This is an optimization exercise on Yosys and OpenROAD, whose aim is small area, not a production implementation. Only simulation tests tie the RTL to the original design; equivalence was not proved. Power and IR drop assume default switching activity.

==> flow/design.v <==
module reg_and_mux_18bits(in,out,enclk,rst,clk);
parameter width=18;
parameter sel=0;
parameter RSTTYPE="SYNC";
input clk,rst,enclk;
input [17:0] in;
output [17:0] out;
reg [17:0] in_reg;
    generate
    if (RSTTYPE == "ASYNC") begin 
        always @(posedge clk or posedge rst) begin
            if(enclk==1'b1) begin
            if (rst)
                in_reg <= {width{1'b0}};
            else
                in_reg <= in;
        end
        end
    end else begin 
        always @(posedge clk) begin
            if(enclk==1'b1) begin
            if (rst)
                in_reg <= {width{1'b0}};
            else
                in_reg <= in;
            end
        end
    end
     endgenerate
assign out = (sel==1'b1)? in_reg:in;
endmodule
module reg_and_mux_1(in,out,enclk,rst,clk);
parameter sel=0;
parameter RSTTYPE="SYNC";
input clk,rst,enclk;
input in;
output out;
reg clk_enable;
reg in_reg;
    generate
    if (RSTTYPE == "ASYNC") begin 
        always @(posedge clk or posedge rst) begin
            if(enclk==1'b1) begin
            if (rst)
                in_reg <= 1'b0;
            else
                in_reg <= in;
            end
        end
    end else begin 
        always @(posedge clk) begin
            if(enclk==1'b1) begin
            if (rst)
                in_reg <= 1'b0;
            else
                in_reg <= in;
            end
        end
    end
     endgenerate
assign out = (sel==1'b1)? in_reg:in;
endmodule
module reg_and_mux_36bits(in,out,enclk,rst,clk);
parameter width=36;
parameter sel=0;
parameter RSTTYPE="SYNC";
input clk,rst,enclk;
input [35:0] in;
output [35:0] out;
reg [35:0] in_reg;
    generate
    if (RSTTYPE == "ASYNC") begin 
        always @(posedge clk or posedge rst) begin
            if(enclk==1'b1) begin
            if (rst)
                in_reg <= {width{1'b0}};
            else
                in_reg <= in;
        end
        end
    end else begin 
        always @(posedge clk) begin
            if(enclk==1'b1) begin
            if (rst)
                in_reg <= {width{1'b0}};
            else
                in_reg <= in;
            end
        end
    end
     endgenerate
assign out = (sel==1'b1)? in_reg:in;
endmodule
module reg_and_mux_48bits(in,out,enclk,rst,clk);
parameter width=48;
parameter sel=0;
parameter RSTTYPE="SYNC";
input clk,rst,enclk;
input [47:0] in;
output [47:0] out;
reg [47:0] in_reg;
    generate
    if (RSTTYPE == "ASYNC") begin 
        always @(posedge clk or posedge rst) begin
            if(enclk==1'b1) begin
            if (rst)
                in_reg <= {width{1'b0}};
            else
                in_reg <= in;
        end
        end
    end else begin 
        always @(posedge clk) begin
            if(enclk==1'b1) begin
            if (rst)
                in_reg <= {width{1'b0}};
            else
                in_reg <= in;
            end
        end
    end
     endgenerate
assign out = (sel==1'b1)? in_reg:in;
endmodule
module reg_and_mux_8bits(in,out,enclk,rst,clk);
parameter width=8;
parameter sel=0;
parameter RSTTYPE="SYNC";
input clk,rst,enclk;
input [7:0] in;
output [7:0] out;
reg [7:0] in_reg;
    generate
    if (RSTTYPE == "ASYNC") begin 
        always @(posedge clk or posedge rst) begin
            if(enclk==1'b1) begin
            if (rst)
                in_reg <= {width{1'b0}};
            else
                in_reg <= in;
        end
        end
    end else begin 
        always @(posedge clk) begin
            if(enclk==1'b1) begin
            if (rst)
                in_reg <= {width{1'b0}};
            else
                in_reg <= in;
            end
        end
    end
     endgenerate
assign out = (sel==1'b1)? in_reg:in;
endmodule
module circuit
(A,B,B_CIN,C,D,CARRYIN,M,P,CARRYOUT,CARRYOUTF,
clk,OPMODE,CEA,CEB,CEC,CECARRYIN,CED,CEM,
CEOPMODE,CEP,RSTA,RSTB,RSTC,RSTCARRYIN,RSTD,
RSTM,RSTOPMODE,RSTP,BCOUT,PCIN,PCOUT);
parameter width=48;
parameter A0REG=0;
parameter A1REG=1;
parameter B0REG=0;
parameter B1REG=1;
parameter CREG=1;
parameter DREG=1;
parameter MREG=1;
parameter PREG=1;
parameter CARRYINREG=1;
parameter CARRYOUTREG=1;
parameter OPMODEREG=1;
parameter B_INPUT="DIRECT";
parameter CARRYINSEL="OPMODE5" ;
parameter RSTTYPE="SYNC";
input [17:0] A,B,D,B_CIN;
input [7:0] OPMODE;
input [47:0] C,PCIN;
input clk,CARRYIN,RSTA,RSTB,RSTM,RSTP,RSTC,
RSTD,RSTCARRYIN,RSTOPMODE,CEA,CEB,CEM,CEP,
CEC,CED,CECARRYIN,CEOPMODE;
output  [17:0]  BCOUT;
output  [47:0]  P,PCOUT;
output  [35:0]  M;
output  CARRYOUT,CARRYOUTF;
wire [17:0] A2;
wire [17:0] B2;
wire [17:0] D2;
wire [47:0] C2;
wire [17:0] A3;
wire [17:0] B3;
wire [17:0] BD;
wire [17:0] BD1;
wire [17:0] BD2;
wire[35:0] M1;
wire [35:0] M2;
wire CYL1;
wire CIN;
wire [47:0] A_SEL;
wire [47:0] A_SEL2;
wire [47:0] P1;
wire [47:0] P2;
wire CYO1;
wire [7:0] OPMODE2;
reg_and_mux_8bits  #(.RSTTYPE(RSTTYPE),.sel(OPMODEREG)) OPMODE_REG(.in(OPMODE),.out(OPMODE2),.enclk(CEOPMODE),.rst(RSTOPMODE),.clk(clk));
reg_and_mux_18bits #(.RSTTYPE(RSTTYPE),.sel(A0REG)) A0_REG(.in(A),.out(A2),.enclk(CEA),.rst(RSTA),.clk(clk));
reg_and_mux_18bits #(.RSTTYPE(RSTTYPE),.sel(B0REG)) B0_REG(.in(B2),.out(B3),.enclk(CEB),.rst(RSTB),.clk(clk));
reg_and_mux_18bits #(.RSTTYPE(RSTTYPE),.sel(DREG)) D_REG(.in(D),.out(D2),.enclk(CED),.rst(RSTD),.clk(clk));
reg_and_mux_48bits #(.RSTTYPE(RSTTYPE),.sel(CREG)) C_REG(.in(C),.out(C2),.enclk(CEC),.rst(RSTC),.clk(clk));
reg_and_mux_18bits #(.RSTTYPE(RSTTYPE),.sel(A1REG)) A1_REG(.in(A2),.out(A3),.enclk(CEA),.rst(RSTA),.clk(clk));
reg_and_mux_18bits #(.RSTTYPE(RSTTYPE),.sel(B1REG)) B1_REG(.in(BD1),.out(BD2),.enclk(CEB),.rst(RSTB),.clk(clk));
reg_and_mux_36bits #(.RSTTYPE(RSTTYPE),.sel(MREG)) M_REG(.in(M1),.out(M2),.enclk(CEM),.rst(RSTM),.clk(clk));
reg_and_mux_1 #(.RSTTYPE(RSTTYPE),.sel(CARRYINREG)) CYL(.in(CYL1),.out(CIN),.enclk(CECARRYIN),.rst(RSTCARRYIN),.clk(clk));
reg_and_mux_48bits #(.RSTTYPE(RSTTYPE),.sel(PREG)) P_REG(.in(P1),.out(P2),.enclk(CEP),.rst(RSTP),.clk(clk));
reg_and_mux_1 #(.RSTTYPE(RSTTYPE),.sel(CARRYOUTREG)) CYO(.in(CIN),.out(CYO1),.enclk(CECARRYIN),.rst(RSTCARRYIN),.clk(clk));
assign B2 =(B_INPUT=="DIRECT")? B:B_CIN;
assign BD = (OPMODE2[6]==1'b0)? (D2+B3):(D2-B3);
assign BD1 = (OPMODE2[4]==1'b1)? BD:B3;
assign BCOUT = BD2;
assign M1 = A3*BD2;
assign M = (MREG==1'b1)? M2:M1;
assign CYL1 = (CARRYINSEL=="OPMODE5")? 
OPMODE2[5]:(CARRYINSEL=="CARRYIN")? 
CARRYIN:1'b0;
assign A_SEL = (OPMODE2[1:0]==2'b01)?
{12'b0000_0000_0000,M2}:(OPMODE2[1:0]==2'b10)?
PCOUT:(OPMODE2[1:0]==2'b11)?
{D,A,B}:{width{1'b0}};
assign A_SEL2 = (OPMODE2[3:2]==2'b01)?
PCIN:(OPMODE2[3:2]==2'b10)?
PCOUT:(OPMODE2[3:2]==2'b11)?
C2:{width{1'b0}};
assign P1 = (OPMODE2[7]==1'b1)? (A_SEL2-(A_SEL+CIN)):(A_SEL2+A_SEL);
assign P = P2;
assign PCOUT = P2;
assign CARRYOUT = CYO1;
assign CARRYOUTF = CYO1;
endmodule
==> flow/run.sh <==
#!/bin/bash
# synth_recipe.tcl (not shown) runs the flow's synth.tcl, then flattens the netlist and writes it again
# the make line also repeats each setting of config.mk as NAME=value (left out here)
make -C /OpenROAD-flow-scripts/flow DESIGN_CONFIG=/design/flow/config.mk WORK_HOME=/design/flow/orfs CLKGATE_MAP_FILE= SYNTH_SCRIPT=/design/flow/synth_recipe.tcl finish
==> flow/config.mk <==
export PLATFORM = sky130hd
export DESIGN_NAME = circuit
export DESIGN_NICKNAME = circuit
export VERILOG_FILES = /design/flow/design.v
export SDC_FILE = /design/flow/constraint.sdc
export NUM_CORES = 4
export LEC_CHECK = 0
export CAP_MARGIN = 20
export CORE_MARGIN = 2
export CORE_UTILIZATION = 40
export SLEW_MARGIN = 20
==> flow/constraint.sdc <==
create_clock -name core_clock -period 8.0 [get_ports {clk}]
set_input_delay 1.6000 -clock core_clock [delete_from_list [all_inputs] [get_ports {clk}]]
set_output_delay 1.6000 -clock core_clock [all_outputs]
set_load 0.01 [all_outputs]
Fig. 1: floorplan with the power grid
Scale bar: 100 µm. Pins as bars on the die edge. Tap cells in gray.
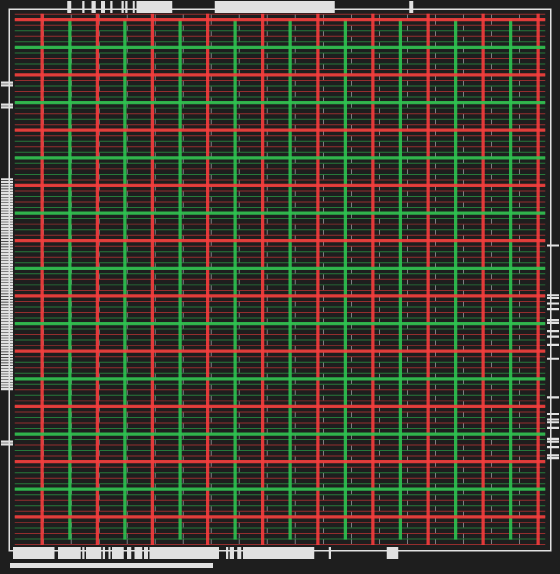
- green: VDD
- red: VSS
- met5 straps: 19
- met1 rails: 97

Fig. 2: placed cells, one color a class
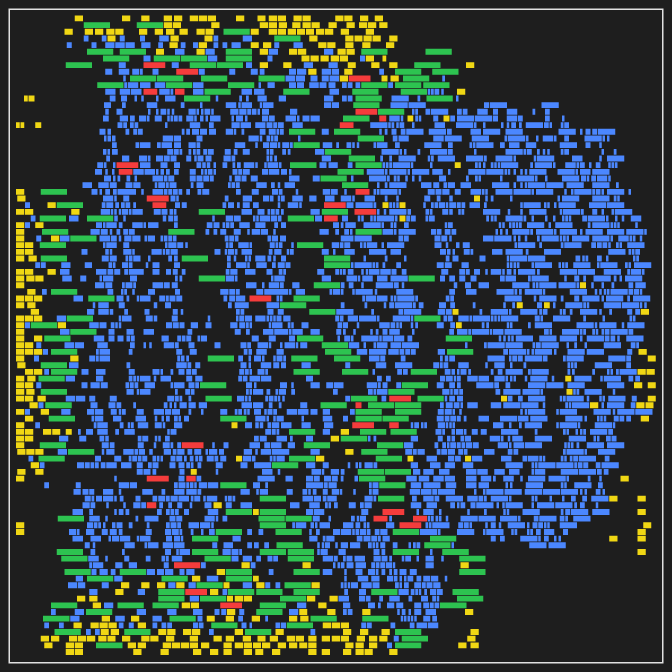
- yellow: remaining buffers and delay cells (cells 354; share of their area 11%)
- green: registers (cells 196; share of their area 19%)
- red: clock drivers and dummy loads (cells 32; share of their area 2.1%)
- blue: remaining logic cells (cells 2616; share of their area 67%)

==> reports/summary.txt <==
status -> no timing/DRC/antenna violations
Post-CTS Resized -> 0
Cell Count Post-Placement -> 4048
R2R Path Start -> B1_REG.in_reg[6]
clock sink count -> 196
Setup Viol. Count Final -> 0
Max-Cap Viols -> 0
area of the multi-input gates -> 0.01906 mm²
critical path arrival -> 7.39 ns
Area growth syn-to-layout -> 15.89%
# hold bufs at CTS -> 0
fin crit period -> 7.166 ns
Post-DP HPWL -> 71730 µm
Total Power -> 14.30 mW
Total Nets Final -> 3904
# fillers -> 6553
routed vias/inst -> 5.486
P_leak -> 14.34 nW
Site Rows -> 96
hold crit path type -> flip-flop to flip-flop
vias in the first global route -> 23.61k
Clock Pin Slew Worst Setup and Hold Paths -> 0.09 ns
Max rail drop VDD -> 0.0005102 V
Post-DP Area -> 0.03115 mm²
TritonCTS clock tree -> done
first-pass GRT wire length -> 137600 µm
Yosys reg bits -> 196
port bufs -> 326
share of layout cells above drive strength 1 -> 5.691%
register area -> 0.005886 mm²
Max Fanout on Critical Path -> 19
post-route cell area -> 0.03180 mm²
Placer Congestion -> 0.9590
Main synth FF type -> edfxtp_1
htree depth -> 4
Seq/Total Area, Yosys -> 21.45%
actual slew at the worst max-slew pin -> 1.020 ns
Yosys top cell area share -> 21.45%
die area -> 0.07071 mm²
Synth Instances -> 2991
clock skew -> 0.01964 ns
Yosys warning total -> 6
post-synthesis instance area -> 0.02744 mm²
Final Non-Filler Cells -> 4081
Num CTS Buffers -> 17
fin. max-slew vios -> 0
Critical Path Start Type -> flip-flop
Slew headroom -> 31.88%
vias -> 22.39k
Async SR Flop Fraction -> 0%
Total GRT Usage -> 25.38%
worst setup path endpoint -> M_REG.in_reg[30]
cell taking the most area after synthesis -> edfxtp_1
Netlist cell types -> 84
TritonRoute pass-1 iters -> 6
Starting DRT DRC Count -> 1658
Ports -> 346
Setup CP Type -> flip-flop to flip-flop
Area contributors post-synth -> edfxtp_1 21%, fa_1 19%, ha_1 12%, inv_1 6.0%, nand2_1 3.6%
fmax -> 0.1395 GHz
syn avg cell area -> 9.175 µm²
Root Buffer -> clkbuf_16
Post-synth EDFFs -> 196
largest net degree at the start of global routing -> 62
setup repair bufs after CTS -> 0
setup tns final -> 0 ns
total wire length -> 88600 µm
DR WL/cell -> 21.71 µm
RSZ-0062 raised after global routing -> no
PD cells -> 449.7 mW/mm²
Core Region -> 0.06823 mm²
crit path from -> B1_REG.in_reg[6]
post-route ant nets -> 0
R2R Path End -> M_REG.in_reg[30]
Clock Tree Buf Depth -> 2
total gr overflow -> 0
worst reg-to-reg setup slack -> 0.83 ns
DRC -> 0
Initial Util -> 40.22%
Die Height -> 265.9 µm
initial antenna violation count -> 4
Chip Width -> 265.9 µm
worst path required time -> 8.22 ns
Syn Nets -> 3710
Crit. End Element -> flip-flop
clock latency (worst-skew pair) -> 0.49 ns
worst r2r path cells -> 21
final hold violation count -> 0
part of the cycle the worst path needs -> 89.58%
Fig. 3: clock network drawn from the DEF
Scale bar: 100 µm.
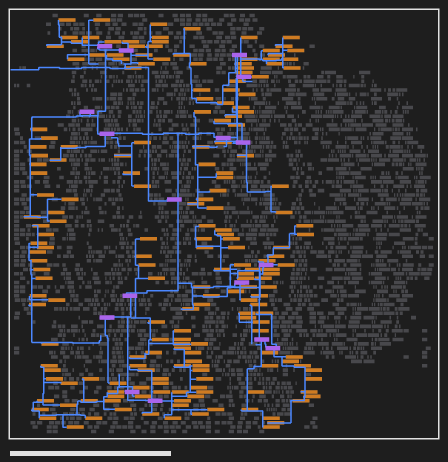
- purple: clock-net drivers (count 17)
- blue: clock wires (length 3060 µm)
- orange: flip-flops (count 196)
- routed clock nets: 18

Fig. 4: metal layers overlaid
Scale bar: 100 µm.
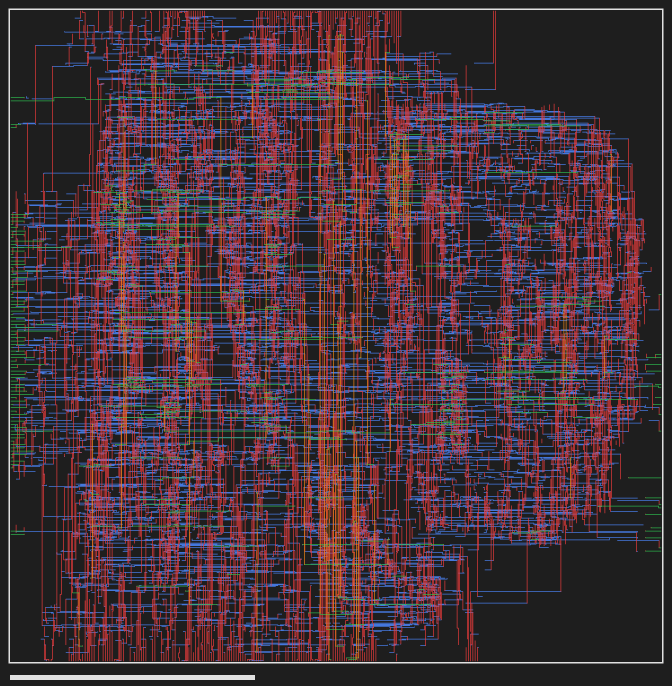
- red: M2 (wire length 43.8 mm)
- green: M3 (wire length 4170 µm)
- blue: M1 (wire length 37.1 mm)
- orange: M4 (wire length 3450 µm)

-- through the flow --
stage | hold WS, ns | worst slack [ns] | util (%)
after CTS | 0.5707 | 0.8333 | 46.61
after detailed placement | 0.5491 | 0.8999 | 45.66
final | 0.5589 | 0.8340 | 46.61
after global routing | 0.6050 | 0.4401 | 46.61
after floorplan | 0.5091 | 1.699 | -
after global placement | 0.5216 | 0.9388 | 45.66
-- power breakdown --
group / leakage [nW] / total [mW] / switching [mW] / internal, mW
Sequential: 1.95 / 1.93 / 0.377 / 1.56
Combinational: 12.1 / 11.4 / 6.80 / 4.61
Clock: 0.308 / 0.955 / 0.493 / 0.462
-- cell usage in the layout, fill, tap and decap left out, drive strengths merged, types with 18 or more instances in the layout --
| cell type | instances |
|---|---|
| o21ai | 66 |
| nand3 | 31 |
| inv | 446 |
| mux2i | 27 |
| a21oi | 132 |
| and2 | 150 |
| mux2 | 87 |
| nor3 | 35 |
| buf | 32 |
| ha | 265 |
| nand2 | 263 |
| xnor2 | 93 |
| edfxtp | 196 |
| fa | 260 |
| nor2 | 171 |
| xor2 | 39 |
| a22o | 67 |
| nor2b | 124 |
| a22oi | 18 |
| a21o | 77 |
| a31oi | 19 |
| clkdlybuf4s50 | 322 |
| a211oi | 29 |
| o21bai | 26 |
-- layer usage --
layer / routed length, µm / global-route usage [%]
met1: 37150 / 32.38
met2: 43830 / 44.45
met3: 4168 / 2.227
met4: 3453 / 10.01
met5: 0 / 0
-- synth_stat cells (26+ instances only) --
| master | count |
|---|---|
| and2_1 | 150 |
| ha_1 | 265 |
| xnor2_1 | 93 |
| mux2i_1 | 27 |
| nand3_1 | 31 |
| o21bai_1 | 26 |
| mux2_2 | 86 |
| a211oi_1 | 28 |
| a21oi_1 | 131 |
| a22o_1 | 67 |
| xor2_1 | 39 |
| inv_1 | 439 |
| nand2_1 | 263 |
| nor2b_1 | 124 |
| o21ai_0 | 53 |
| clkbuf_1 | 121 |
| fa_1 | 260 |
| nor2_1 | 171 |
| nor3_1 | 35 |
| edfxtp_1 | 196 |
| buf_4 | 50 |
| a21o_1 | 77 |
-- cell type report --
| cell class | count | area share (%) |
|---|---|---|
| tap | 882 | 3.470 |
| inverter | 440 | 5.193 |
| clock inverter | 15 | 0.6964 |
| antenna | 1 | 0.007869 |
| sequential | 196 | 18.51 |
| timing repair buffer | 354 | 10.86 |
| multi-input combinational | 2176 | 59.93 |
| clock buffer | 17 | 1.338 |
-- worst max-delay path: stages (launching register included) --
cell      delay (ns)
edfxtp_1        0.80
and2_1          0.34
fa_1            0.55
inv_1           0.05
fa_1            0.47
fa_1            0.52
fa_1            0.56
inv_1           0.05
fa_1            0.49
inv_1           0.05
fa_1            0.47
inv_1           0.05
ha_1            0.35
a21o_1          0.19
a221oi_1        0.37
o21ai_0         0.17
a211oi_1        0.31
nor3b_1         0.30
o31ai_1         0.19
o41ai_1         0.32
xor2_1          0.20
nor2_1          0.06
-- cells by family after synthesis --
family | Yosys count | share of synthesized area (%)
AO/OA/AOI/OAI | 548 | 14.08
XOR/XNOR | 132 | 4.213
adder cells (fa/ha/maj) | 525 | 31.05
buffers and inverters | 619 | 9.156
flip-flops | 196 | 21.45
multiplexers | 114 | 4.555
AND/OR/NAND/NOR | 857 | 15.49
-- worst min-delay path by stage --
stage | from | end | slack [ns] | cells after the start
3_3_place_gp | OPMODE_REG.in_reg[5] | CYL.in_reg | 0.52 | 1
4_1_cts | OPMODE_REG.in_reg[5] | CYL.in_reg | 0.57 | 1
6_report | OPMODE_REG.in_reg[5] | CYL.in_reg | 0.56 | 1
3_5_place_dp | OPMODE_REG.in_reg[5] | CYL.in_reg | 0.55 | 1
2_1_floorplan | OPMODE_REG.in_reg[5] | CYL.in_reg | 0.51 | 1
5_1_grt | OPMODE_REG.in_reg[5] | CYL.in_reg | 0.60 | 1

static timing again, ports no longer ideal:
Ports are ideal in the flow. The routed layout listed here was re-timed in OpenROAD.
Step 1: set_driving_cell puts a clkbuf_16 on clk and a buf_2 on each other input, an assumption about the parent block.
Step 2 also shifts input and output timing later by t, the mid clock arrival at the registers, as if the neighbouring blocks saw the same clock.
Slacks: ideal / step 1 / step 2; pairs: ideal / step 1.
shift t [ns]: 0.535
setup slack, ns: 0.834 / 0.834 / 0.834
worst setup path after step 2: register to register
slew at the worst register clock pin (ns): 0.09 / 0.09
worst data-port slew with drivers (ns): 0.10
After both steps setup and hold are still met in this run. For this run, drivers alone change the setup slack by 0.000 ns; drivers and shift together by 0.000 ns.
